Source: an optimization exercise on an open RTL-to-GDS flow (aim: small area). Production flows keep margins and buffers that such runs may drop. In this exercise RTL edits were held to simulation tests only and were not proved equivalent to the original.

<file path="design.v">
module divide64x32x51x18 (reset, A, B, Qout, clk);
	input reset;
    input[64 - 1:0] A; 
    input[51 - 1:0] B; 
    output[32 - 1:0] Qout; 
    reg[32 - 1:0] Qout;
    input clk; 
    reg[64 + 15 - 1:0] c0; 
    reg[64 + 15 - 1:0] c1; 
    reg[64 + 15 - 1:0] c2; 
    reg[64 + 15 - 1:0] c3; 
    reg[64 + 15 - 1:0] c4; 
    reg[64 + 15 - 1:0] c5; 
    reg[64 + 15 - 1:0] c6; 
    reg[64 + 15 - 1:0] c7; 
    reg[64 + 15 - 1:0] c8; 
    reg[64 + 15 - 1:0] c9; 
    reg[64 + 15 - 1:0] c10; 
    reg[64 + 15 - 1:0] c11; 
    reg[64 + 15 - 1:0] c12; 
    reg[64 + 15 - 1:0] c13; 
    reg[64 + 15 - 1:0] c14; 
    reg[64 + 15 - 1:0] c15; 
    reg[64 + 15 - 1:0] c16; 
    reg[64 + 15 - 1:0] c17; 
    reg[64 + 15 - 1:0] c18; 
    reg[64 + 15 - 1:0] c19; 
    reg[64 + 15 - 1:0] c20; 
    reg[64 + 15 - 1:0] c21; 
    reg[64 + 15 - 1:0] c22; 
    reg[64 + 15 - 1:0] c23; 
    reg[64 + 15 - 1:0] c24; 
    reg[64 + 15 - 1:0] c25; 
    reg[64 + 15 - 1:0] c26; 
    reg[64 + 15 - 1:0] c27; 
    reg[64 + 15 - 1:0] c28; 
    reg[64 + 15 - 1:0] c29; 
    reg[64 + 15 - 1:0] c30; 
    reg[64 + 15 - 1:0] c31; 
    reg[32 - 1:0] q0; 
	reg[32 - 1:0] q1; 
    reg[32 - 1:0] q2; 
    reg[32 - 1:0] q3; 
    reg[32 - 1:0] q4; 
    reg[32 - 1:0] q5; 
    reg[32 - 1:0] q6; 
    reg[32 - 1:0] q7; 
    reg[32 - 1:0] q8; 
    reg[32 - 1:0] q9; 
    reg[32 - 1:0] q10; 
	reg[32 - 1:0] q11; 
    reg[32 - 1:0] q12; 
    reg[32 - 1:0] q13; 
    reg[32 - 1:0] q14; 
    reg[32 - 1:0] q15; 
    reg[32 - 1:0] q16; 
    reg[32 - 1:0] q17; 
    reg[32 - 1:0] q18; 
    reg[32 - 1:0] q19; 
    reg[32 - 1:0] q20; 
	reg[32 - 1:0] q21; 
    reg[32 - 1:0] q22; 
    reg[32 - 1:0] q23; 
    reg[32 - 1:0] q24; 
    reg[32 - 1:0] q25; 
    reg[32 - 1:0] q26; 
    reg[32 - 1:0] q27; 
    reg[32 - 1:0] q28; 
    reg[32 - 1:0] q29; 
    reg[32 - 1:0] q30; 
    reg[32 - 1:0] q31; 
    reg[51 - 1:0] bp0; 
    reg[51 - 1:0] bp1; 
    reg[51 - 1:0] bp2; 
    reg[51 - 1:0] bp3; 
    reg[51 - 1:0] bp4; 
    reg[51 - 1:0] bp5; 
    reg[51 - 1:0] bp6; 
    reg[51 - 1:0] bp7; 
    reg[51 - 1:0] bp8; 
    reg[51 - 1:0] bp9; 
    reg[51 - 1:0] bp10; 
    reg[51 - 1:0] bp11; 
    reg[51 - 1:0] bp12; 
    reg[51 - 1:0] bp13; 
    reg[51 - 1:0] bp14; 
    reg[51 - 1:0] bp15; 
    reg[51 - 1:0] bp16; 
    reg[51 - 1:0] bp17; 
    reg[51 - 1:0] bp18; 
    reg[51 - 1:0] bp19; 
    reg[51 - 1:0] bp20; 
    reg[51 - 1:0] bp21; 
    reg[51 - 1:0] bp22; 
    reg[51 - 1:0] bp23; 
    reg[51 - 1:0] bp24; 
    reg[51 - 1:0] bp25; 
    reg[51 - 1:0] bp26; 
    reg[51 - 1:0] bp27; 
    reg[51 - 1:0] bp28; 
    reg[51 - 1:0] bp29; 
    reg[51 - 1:0] bp30; 
    reg[51 - 1:0] bp31; 
    reg [64 + 15 - 1:0] c_xhdl;
	always @(posedge clk or negedge reset)
    begin
	if (reset == 1'b0)
	begin
    c0 <= 0; 
    c1 <= 0; 
    c2 <= 0; 
    c3 <= 0; 
    c4 <= 0; 
    c5 <= 0; 
    c6 <= 0; 
    c7 <= 0; 
    c8 <= 0; 
    c9 <= 0; 
    c10 <= 0; 
    c11 <= 0; 
    c12 <= 0; 
    c13 <= 0; 
    c14 <= 0; 
    c15 <= 0; 
    c16 <= 0; 
    c17 <= 0; 
    c18 <= 0; 
    c19 <= 0; 
    c20 <= 0; 
    c21 <= 0; 
    c22 <= 0; 
    c23 <= 0; 
    c24 <= 0; 
    c25 <= 0; 
    c26 <= 0; 
    c27 <= 0; 
    c28 <= 0; 
    c29 <= 0; 
    c30 <= 0; 
    c31 <= 0; 
    q0 <= 0; 
	q1 <= 0; 
    q2 <= 0; 
    q3 <= 0; 
    q4 <= 0; 
    q5 <= 0; 
    q6 <= 0; 
    q7 <= 0; 
    q8 <= 0; 
    q9 <= 0; 
    q10 <= 0; 
	q11 <= 0; 
    q12 <= 0; 
    q13 <= 0; 
    q14 <= 0; 
    q15 <= 0; 
    q16 <= 0; 
    q17 <= 0; 
    q18 <= 0; 
    q19 <= 0; 
    q20 <= 0; 
	q21 <= 0; 
    q22 <= 0; 
    q23 <= 0; 
    q24 <= 0; 
    q25 <= 0; 
    q26 <= 0; 
    q27 <= 0; 
    q28 <= 0; 
    q29 <= 0; 
    q30 <= 0; 
    q31 <= 0; 
    bp0 <= 0; 
    bp1 <= 0; 
    bp2 <= 0; 
    bp3 <= 0; 
    bp4 <= 0; 
    bp5 <= 0; 
    bp6 <= 0; 
    bp7 <= 0; 
    bp8 <= 0; 
    bp9 <= 0; 
    bp10 <= 0; 
    bp11 <= 0; 
    bp12 <= 0; 
    bp13 <= 0; 
    bp14 <= 0; 
    bp15 <= 0; 
    bp16 <= 0; 
    bp17 <= 0; 
    bp18 <= 0; 
    bp19 <= 0; 
    bp20 <= 0; 
    bp21 <= 0; 
    bp22 <= 0; 
    bp23 <= 0; 
    bp24 <= 0; 
    bp25 <= 0; 
    bp26 <= 0; 
    bp27 <= 0; 
    bp28 <= 0; 
    bp29 <= 0; 
    bp30 <= 0; 
    bp31 <= 0; 
	end
	else
	begin
    c0[64 + 15 - 1:15] <= A ;
    c0[15 - 1:0] <= 0;
    q0 <= 0;
    bp0 <= B ;
    bp1 <= bp0 ;
    bp2 <= bp1 ;
    bp3 <= bp2 ;
    bp4 <= bp3 ;
    bp5 <= bp4 ;
    bp6 <= bp5 ;
    bp7 <= bp6 ;
    bp8 <= bp7 ;
    bp9 <= bp8 ;
    bp10 <= bp9 ;
    bp11 <= bp10 ;
    bp12 <= bp11 ;
    bp13 <= bp12 ;
    bp14 <= bp13 ;
    bp15 <= bp14 ;
    bp16 <= bp15 ;
    bp17 <= bp16 ;
    bp18 <= bp17 ;
    bp19 <= bp18 ;
    bp20 <= bp19 ;
    bp21 <= bp20 ;
    bp22 <= bp21 ;
    bp23 <= bp22 ;
    bp24 <= bp23 ;
    bp25 <= bp24 ;
    bp26 <= bp25 ;
    bp27 <= bp26 ;
    bp28 <= bp27 ;
    bp29 <= bp28 ;
    bp30 <= bp29 ;
    bp31 <= bp30 ;
		if (c0[64 + 15 - 1:32 - 1 - 0] >= bp0[47:0] )
		begin
			q1 <= {q0[32-2:0] , 1'b1}; 
 			c1 <= {(c0[64+15-1:32-1-0] - bp0[47:0]), c0[32-0-2:0]} ; 
		end
		else
		begin
			q1 <= {q0[32-2:0], 1'b0} ; 
			c1 <= c0 ; 
		end
		if (c1[64 + 15 - 1:32 - 1 - 1] >= bp1[47:0] )
		begin
			q2 <= {q1[32-2:0] , 1'b1}; 
 			c2 <= {(c1[64+15-1:32-1-1] - bp1[47:0]), c1[32-1-2:0]} ; 
		end
		else
		begin
			q2 <= {q1[32-2:0], 1'b0} ; 
			c2 <= c1 ; 
		end
		if (c2[64 + 15 - 1:32 - 1 - 2] >= bp2[47:0] )
		begin
			q3 <= {q2[32-2:0] , 1'b1}; 
 			c3 <= {(c2[64+15-1:32-1-2] - bp2[47:0]), c2[32-2-2:0]} ; 
		end
		else
		begin
			q3 <= {q2[32-2:0], 1'b0} ; 
			c3 <= c2 ; 
		end
		if (c3[64 + 15 - 1:32 - 1 - 3] >= bp3[47:0] )
		begin
			q4 <= {q3[32-2:0] , 1'b1}; 
 			c4 <= {(c3[64+15-1:32-1-3] - bp3[47:0]), c3[32-3-2:0]} ; 
		end
		else
		begin
			q4 <= {q3[32-2:0], 1'b0} ; 
			c4 <= c3 ; 
		end
		if (c4[64 + 15 - 1:32 - 1 - 4] >= bp4[47:0] )
		begin
			q5 <= {q4[32-2:0] , 1'b1}; 
 			c5 <= {(c4[64+15-1:32-1-4] - bp4[47:0]), c4[32-4-2:0]} ; 
		end
		else
		begin
			q5 <= {q4[32-2:0], 1'b0} ; 
			c5 <= c4 ; 
		end
		if (c5[64 + 15 - 1:32 - 1 - 5] >= bp5[47:0] )
		begin
			q6 <= {q5[32-2:0] , 1'b1}; 
 			c6 <= {(c5[64+15-1:32-1-5] - bp5[47:0]), c5[32-5-2:0]} ; 
		end
		else
		begin
			q6 <= {q5[32-2:0], 1'b0} ; 
			c6 <= c5 ; 
		end
		if (c6[64 + 15 - 1:32 - 1 - 6] >= bp6[47:0] )
		begin
			q7 <= {q6[32-2:0] , 1'b1}; 
 			c7 <= {(c6[64+15-1:32-1-6] - bp6[47:0]), c6[32-6-2:0]} ; 
		end
		else
		begin
			q7 <= {q6[32-2:0], 1'b0} ; 
			c7 <= c6 ; 
		end
		if (c7[64 + 15 - 1:32 - 1 - 7] >= bp7[47:0] )
		begin
			q8 <= {q7[32-2:0] , 1'b1}; 
 			c8 <= {(c7[64+15-1:32-1-7] - bp7[47:0]), c7[32-7-2:0]} ; 
		end
		else
		begin
			q8 <= {q7[32-2:0], 1'b0} ; 
			c8 <= c7 ; 
		end
		if (c8[64 + 15 - 1:32 - 1 - 8] >= bp8[47:0] )
		begin
			q9 <= {q8[32-2:0] , 1'b1}; 
 			c9 <= {(c8[64+15-1:32-1-8] - bp8[47:0]), c8[32-8-2:0]} ; 
		end
		else
		begin
			q9 <= {q8[32-2:0], 1'b0} ; 
			c9 <= c8 ; 
		end
		if (c9[64 + 15 - 1:32 - 1 - 9] >= bp9[47:0] )
		begin
			q10 <= {q9[32-2:0] , 1'b1}; 
 			c10 <= {(c9[64+15-1:32-1-9] - bp9[47:0]), c9[32-9-2:0]} ; 
		end
		else
		begin
			q10 <= {q9[32-2:0], 1'b0} ; 
			c10 <= c9 ; 
		end
		if (c10[64 + 15 - 1:32 - 1 - 10] >= bp10[47:0] )
		begin
			q11 <= {q10[32-2:0] , 1'b1}; 
 			c11 <= {(c10[64+15-1:32-1-10] - bp10[47:0]), c10[32-10-2:0]} ; 
		end
		else
		begin
			q11 <= {q10[32-2:0], 1'b0} ; 
			c11 <= c10 ; 
		end
		if (c11[64 + 15 - 1:32 - 1 - 11] >= bp11[47:0] )
		begin
			q12 <= {q11[32-2:0] , 1'b1}; 
 			c12 <= {(c11[64+15-1:32-1-11] - bp11[47:0]), c11[32-11-2:0]} ; 
		end
		else
		begin
			q12 <= {q11[32-2:0], 1'b0} ; 
			c12 <= c11 ; 
		end
		if (c12[64 + 15 - 1:32 - 1 - 12] >= bp12[47:0] )
		begin
			q13 <= {q12[32-2:0] , 1'b1}; 
 			c13 <= {(c12[64+15-1:32-1-12] - bp12[47:0]), c12[32-12-2:0]} ; 
		end
		else
		begin
			q13 <= {q12[32-2:0], 1'b0} ; 
			c13 <= c12 ; 
		end
		if (c13[64 + 15 - 1:32 - 1 - 13] >= bp13[47:0] )
		begin
			q14 <= {q13[32-2:0] , 1'b1}; 
 			c14 <= {(c13[64+15-1:32-1-13] - bp13[47:0]), c13[32-13-2:0]} ; 
		end
		else
		begin
			q14 <= {q13[32-2:0], 1'b0} ; 
			c14 <= c13 ; 
		end
		if (c14[64 + 15 - 1:32 - 1 - 14] >= bp14[47:0] )
		begin
			q15 <= {q14[32-2:0] , 1'b1}; 
 			c15 <= {(c14[64+15-1:32-1-14] - bp14[47:0]), c14[32-14-2:0]} ; 
		end
		else
		begin
			q15 <= {q14[32-2:0], 1'b0} ; 
			c15 <= c14 ; 
		end
		if (c15[64 + 15 - 1:32 - 1 - 15] >= bp15[47:0] )
		begin
			q16 <= {q15[32-2:0] , 1'b1}; 
 			c16 <= {(c15[64+15-1:32-1-15] - bp15[47:0]), c15[32-15-2:0]} ; 
		end
		else
		begin
			q16 <= {q15[32-2:0], 1'b0} ; 
			c16 <= c15 ; 
		end
		if (c16[64 + 15 - 1:32 - 1 - 16] >= bp16[47:0] )
		begin
			q17 <= {q16[32-2:0] , 1'b1}; 
 			c17 <= {(c16[64+15-1:32-1-16] - bp16[47:0]), c16[32-16-2:0]} ; 
		end
		else
		begin
			q17 <= {q16[32-2:0], 1'b0} ; 
			c17 <= c16 ; 
		end
		if (c17[64 + 15 - 1:32 - 1 - 17] >= bp17[47:0] )
		begin
			q18 <= {q17[32-2:0] , 1'b1}; 
 			c18 <= {(c17[64+15-1:32-1-17] - bp17[47:0]), c17[32-17-2:0]} ; 
		end
		else
		begin
			q18 <= {q17[32-2:0], 1'b0} ; 
			c18 <= c17 ; 
		end
		if (c18[64 + 15 - 1:32 - 1 - 18] >= bp18[47:0] )
		begin
			q19 <= {q18[32-2:0] , 1'b1}; 
 			c19 <= {(c18[64+15-1:32-1-18] - bp18[47:0]), c18[32-18-2:0]} ; 
		end
		else
		begin
			q19 <= {q18[32-2:0], 1'b0} ; 
			c19 <= c18 ; 
		end
		if (c19[64 + 15 - 1:32 - 1 - 19] >= bp19[47:0] )
		begin
			q20 <= {q19[32-2:0] , 1'b1}; 
 			c20 <= {(c19[64+15-1:32-1-19] - bp19[47:0]), c19[32-19-2:0]} ; 
		end
		else
		begin
			q20 <= {q19[32-2:0], 1'b0} ; 
			c20 <= c19 ; 
		end
		if (c20[64 + 15 - 1:32 - 1 - 20] >= bp20[47:0] )
		begin
			q21 <= {q20[32-2:0] , 1'b1}; 
 			c21 <= {(c20[64+15-1:32-1-20] - bp20[47:0]), c20[32-20-2:0]} ; 
		end
		else
		begin
			q21 <= {q20[32-2:0], 1'b0} ; 
			c21 <= c20 ; 
		end
		if (c21[64 + 15 - 1:32 - 1 - 21] >= bp21[47:0] )
		begin
			q22 <= {q21[32-2:0] , 1'b1}; 
 			c22 <= {(c21[64+15-1:32-1-21] - bp21[47:0]), c21[32-21-2:0]} ; 
		end
		else
		begin
			q22 <= {q21[32-2:0], 1'b0} ; 
			c22 <= c21 ; 
		end
		if (c22[64 + 15 - 1:32 - 1 - 22] >= bp22[47:0] )
		begin
			q23 <= {q22[32-2:0] , 1'b1}; 
 			c23 <= {(c22[64+15-1:32-1-22] - bp22[47:0]), c22[32-22-2:0]} ; 
		end
		else
		begin
			q23 <= {q22[32-2:0], 1'b0} ; 
			c23 <= c22; 
		end
		if (c23[64 + 15 - 1:32 - 1 - 23] >= bp23[47:0] )
		begin
			q24 <= {q23[32-2:0] , 1'b1}; 
 			c24 <= {(c23[64+15-1:32-1-23] - bp23[47:0]), c23[32-23-2:0]} ; 
		end
		else
		begin
			q24 <= {q23[32-2:0], 1'b0} ; 
			c24 <= c23 ; 
		end
		if (c24[64 + 15 - 1:32 - 1 - 24] >= bp24[47:0] )
		begin
			q25 <= {q24[32-2:0] , 1'b1}; 
 			c25 <= {(c24[64+15-1:32-1-24] - bp24[47:0]), c24[32-24-2:0]} ; 
		end
		else
		begin
			q25 <= {q24[32-2:0], 1'b0} ; 
			c25 <= c24 ; 
		end
		if (c25[64 + 15 - 1:32 - 1 - 25] >= bp25[47:0] )
		begin
			q26 <= {q25[32-2:0] , 1'b1}; 
 			c26 <= {(c25[64+15-1:32-1-25] - bp25[47:0]), c25[32-25-2:0]} ; 
		end
		else
		begin
			q26 <= {q25[32-2:0], 1'b0} ; 
			c26 <= c25 ; 
		end
		if (c26[64 + 15 - 1:32 - 1 - 26] >= bp26[47:0] )
		begin
			q27 <= {q26[32-2:0] , 1'b1}; 
 			c27 <= {(c26[64+15-1:32-1-26] - bp26[47:0]), c26[32-26-2:0]} ; 
		end
		else
		begin
			q27 <= {q26[32-2:0], 1'b0} ; 
			c27 <= c26 ; 
		end
		if (c27[64 + 15 - 1:32 - 1 - 27] >= bp27[47:0] )
		begin
			q28 <= {q27[32-2:0] , 1'b1}; 
 			c28 <= {(c27[64+15-1:32-1-27] - bp27[47:0]), c27[32-27-2:0]} ; 
		end
		else
		begin
			q28 <= {q27[32-2:0], 1'b0} ; 
			c28 <= c27 ; 
		end
		if (c28[64 + 15 - 1:32 - 1 - 29] >= bp28[47:0] )
		begin
			q29 <= {q28[32-2:0] , 1'b1}; 
 			c29 <= {(c28[64+15-1:32-1-29] - bp28[47:0]), c28[32-29-2:0]} ; 
		end
		else
		begin
			q29 <= {q28[32-2:0], 1'b0} ; 
			c29 <= c28 ; 
		end
		if (c29[64 + 15 - 1:32 - 1 - 29] >= bp29[47:0] )
		begin
			q30 <= {q29[32-2:0] , 1'b1}; 
 			c30 <= {(c29[64+15-1:32-1-29] - bp29[47:0]), c29[32-29-2:0]} ; 
		end
		else
		begin
			q30 <= {q29[32-2:0], 1'b0} ; 
			c30 <= c29 ; 
		end
		if (c30[64 + 15 - 1:32 - 1 - 30] >= bp30[47:0] )
		begin
			q31 <= {q30[32-2:0] , 1'b1}; 
 			c31 <= {(c30[64+15-1:32-1-30] - bp30[47:0]), c30[32-30-2:0]} ; 
		end
		else
		begin
			q31 <= {q30[32-2:0], 1'b0} ; 
			c31 <= c30 ; 
		end
          if (c31 >= bp31 )
          begin
             Qout <= {q31[32-2:0], 1'b1} ; 
          end
          else
          begin
             Qout <= {q31[32-2:0], 1'b0} ; 
          end 
	end
    end 
 endmodule
</file>
<file path="run.sh">
#!/bin/bash
# synth_recipe.tcl (not shown) runs the flow's synth.tcl, then flattens the netlist and writes it again
# the make line also repeats each setting of config.mk as NAME=value (left out here)
make -C /OpenROAD-flow-scripts/flow DESIGN_CONFIG=/design/flow/config.mk WORK_HOME=/design/flow/orfs CLKGATE_MAP_FILE= SYNTH_SCRIPT=/design/flow/synth_recipe.tcl finish
</file>
<file path="config.mk">
export PLATFORM = sky130hd
export DESIGN_NAME = divide64x32x51x18
export DESIGN_NICKNAME = divide64x32x51x18
export VERILOG_FILES = /design/flow/design.v
export SDC_FILE = /design/flow/constraint.sdc
export NUM_CORES = 4
export LEC_CHECK = 0
export CAP_MARGIN = 20
export CORE_MARGIN = 2
export CORE_UTILIZATION = 40
export SLEW_MARGIN = 20
</file>
<file path="constraint.sdc">
create_clock -name core_clock -period 6.0 [get_ports {clk}]
set_input_delay 1.2000 -clock core_clock [delete_from_list [all_inputs] [get_ports {clk}]]
set_output_delay 1.2000 -clock core_clock [all_outputs]
set_load 0.01 [all_outputs]
</file>
Fig. 1: PDN straps and rails
Drawn at 0.5 px/µm. Pins as bars on the die edge.
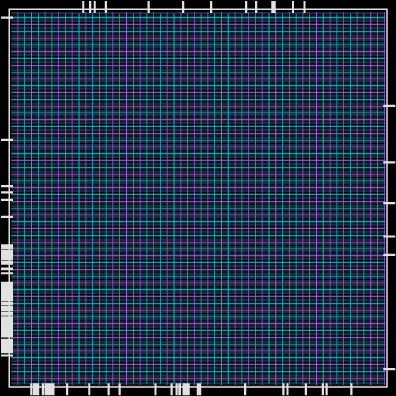
net	color
VSS	purple
VDD	cyan
met5 straps	54
met4 straps	55
met1 rails	275
rows	274
signal pins	149

Fig. 2: cell classes on the final placement
Drawn at 1 px/µm.
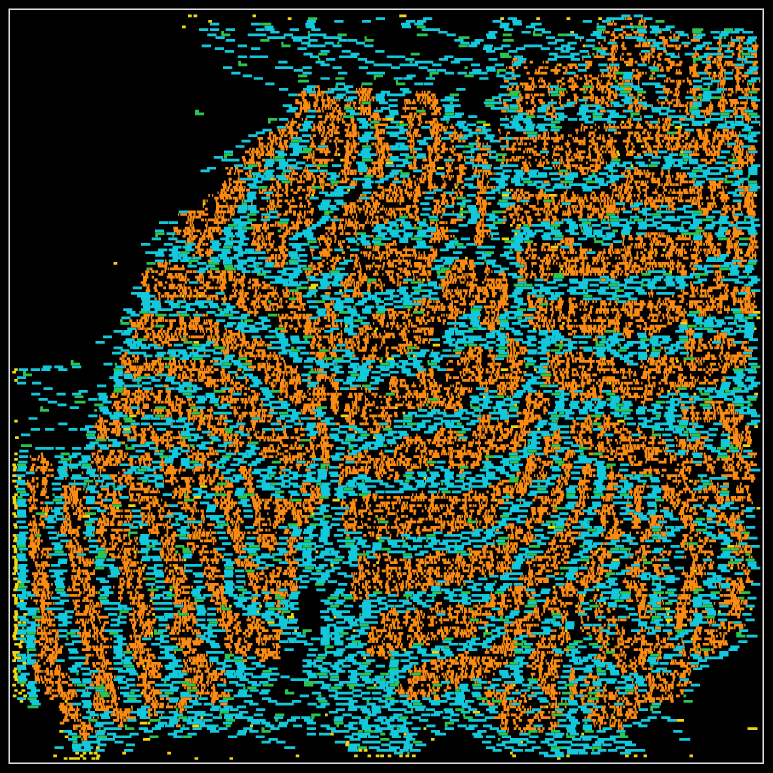
class	color	cells	share of their area
flops	cyan	4314	45%
other buffers and delay cells	yellow	321	1.4%
combinational and other logic	orange	17976	47%
clock drivers and dummy loads	green	873	7.0%

==> results.ini <==
[run_status]
status = complete, no violations

[power]
combPwrFrac_pct = 45.6
internal_power_mw = 82.2
p_sw_share_pct = 41.7
p_leak_nw = 115
p_switching_mw = 58.7
powerComb_mw = 64.4
p_clk_mw = 31.1

[synthesis]
seq_area_frac_synth_pct = 48.2
synth_warnings = 1
ys_seq_elements = 4314
syn_nets = 24700
synthFlopType = dfrtp_1
synth_top_cell_by_area = dfrtp_1
yosysUniqueCellTypes = 105
synthSimpleGateAreaFrac_pct = 12.9
synth-xor-area-share_pct = 7.02
synthTopCellsByArea = dfrtp_1 48%, ha_1 8.6%, a21oi_1 5.0%, xnor2_1 3.9%, o21ai_0 3.3%

[worst_setup_path]
max_stage_delay_ns = 0.88
r2r_end = c31[33]
cp_max_fo = 46
worst_ep_arrival_time_ns = 6.11
critPathBufInv = 3
r2r_cells = 14
worstPathRequired_ns = 6.95
startpoint = bp30[17]
cp.depth = 14
end_kind = flop
setup.worst_path.end = c31[33]

[die]
tapCellCount = 7452
die_x_um = 753
num_rows = 274
die-area_um2 = 566000

[route]
viasPerCell = 5.44
drc_errors = 0
detail_route.wl_per_cell_um = 21.3
wl_met1_um = 270000
wl_met3_um = 27500

[layout]
final_cell_mix = 4282 x dfrtp_1, 2238 x a21oi_1, 1969 x inv_1
largest_reg_flops = 78
signal_buffers = 321
stdcell_area_um2 = 251000
final_cells = 31000
nFillCells = 53100

[placement]
place.gp.congestion = 0.959
place_hpwl_um = 522000
pre_cts_slack_ns = 1.04

[sta]
setup_viol = 0
finalHoldViolCount = 0
worst_slew_pin_slew_ns = 1.07
fin_hold_ws_ns = 0.194
rsz0062_at_grt = no

[clock_tree]
ctsResizeCount = 0
cts_made_buffers = 467
cts_buffer_depth = 4
cts_setup_buffers = 0
cts_tree = done
clk_pin_slew_ns = 0.06

[flow_run]
cap_violations = 0

[grt]
grt_use_met1_pct = 28.3

Fig. 3: routed clock nets over the placement
Drawn at 1 px/µm.
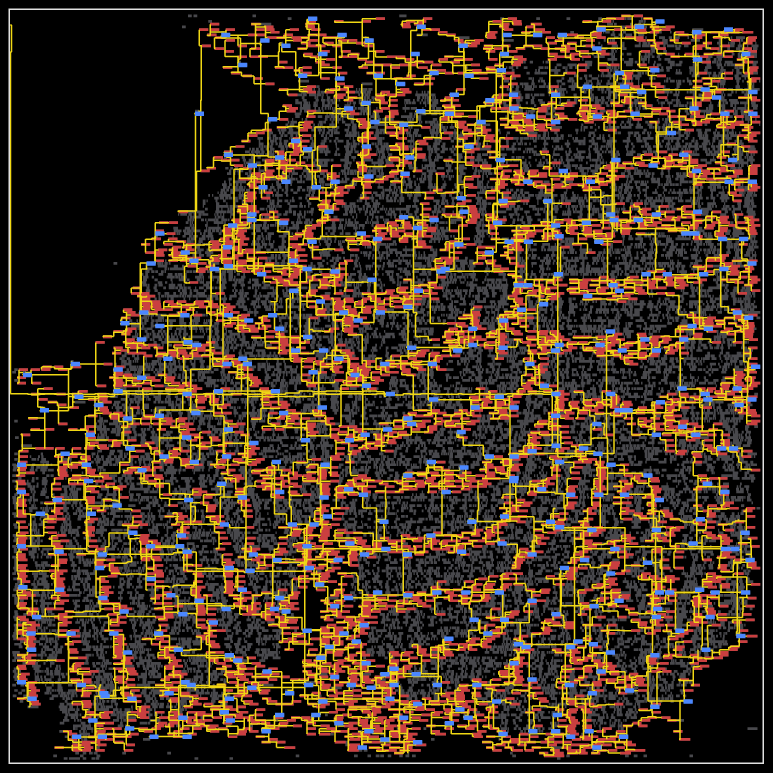
[clock drivers] blue | count: 467
[clock wires] yellow | length: 56.6 mm
[flip-flops] red | count: 4314
flops lie	all over the die
Clk Latency, worst-skew pair: 1.06 ns
clock skew: 0.106 ns

## what the ideal ports hide
How much do the figures lean on ideal ports? The routed layout below was timed once more, with nothing changed but the port constraints. Step 1: set_driving_cell puts a clkbuf_16 on clk and a buf_2 on each other input, an assumption about the parent block. Step 2 also shifts input and output timing later by t, the mid clock arrival at the registers, as if the neighbouring blocks saw the same clock. Three values: ideal ports, drivers, drivers and shift; two values: the first two.
shift t [ns]: 1.139
slack for setup (ns): 0.833 / 0.833 / 0.833
hold WS [ns]: 0.194 / 0.162 / 0.291
worst setup path after step 2: register to register
slew at the worst register clock pin (ns): 0.07 / 0.07
After both steps this run still meets setup and hold. For this run, drivers alone change the setup slack by 0.000 ns; drivers and shift together by 0.000 ns.
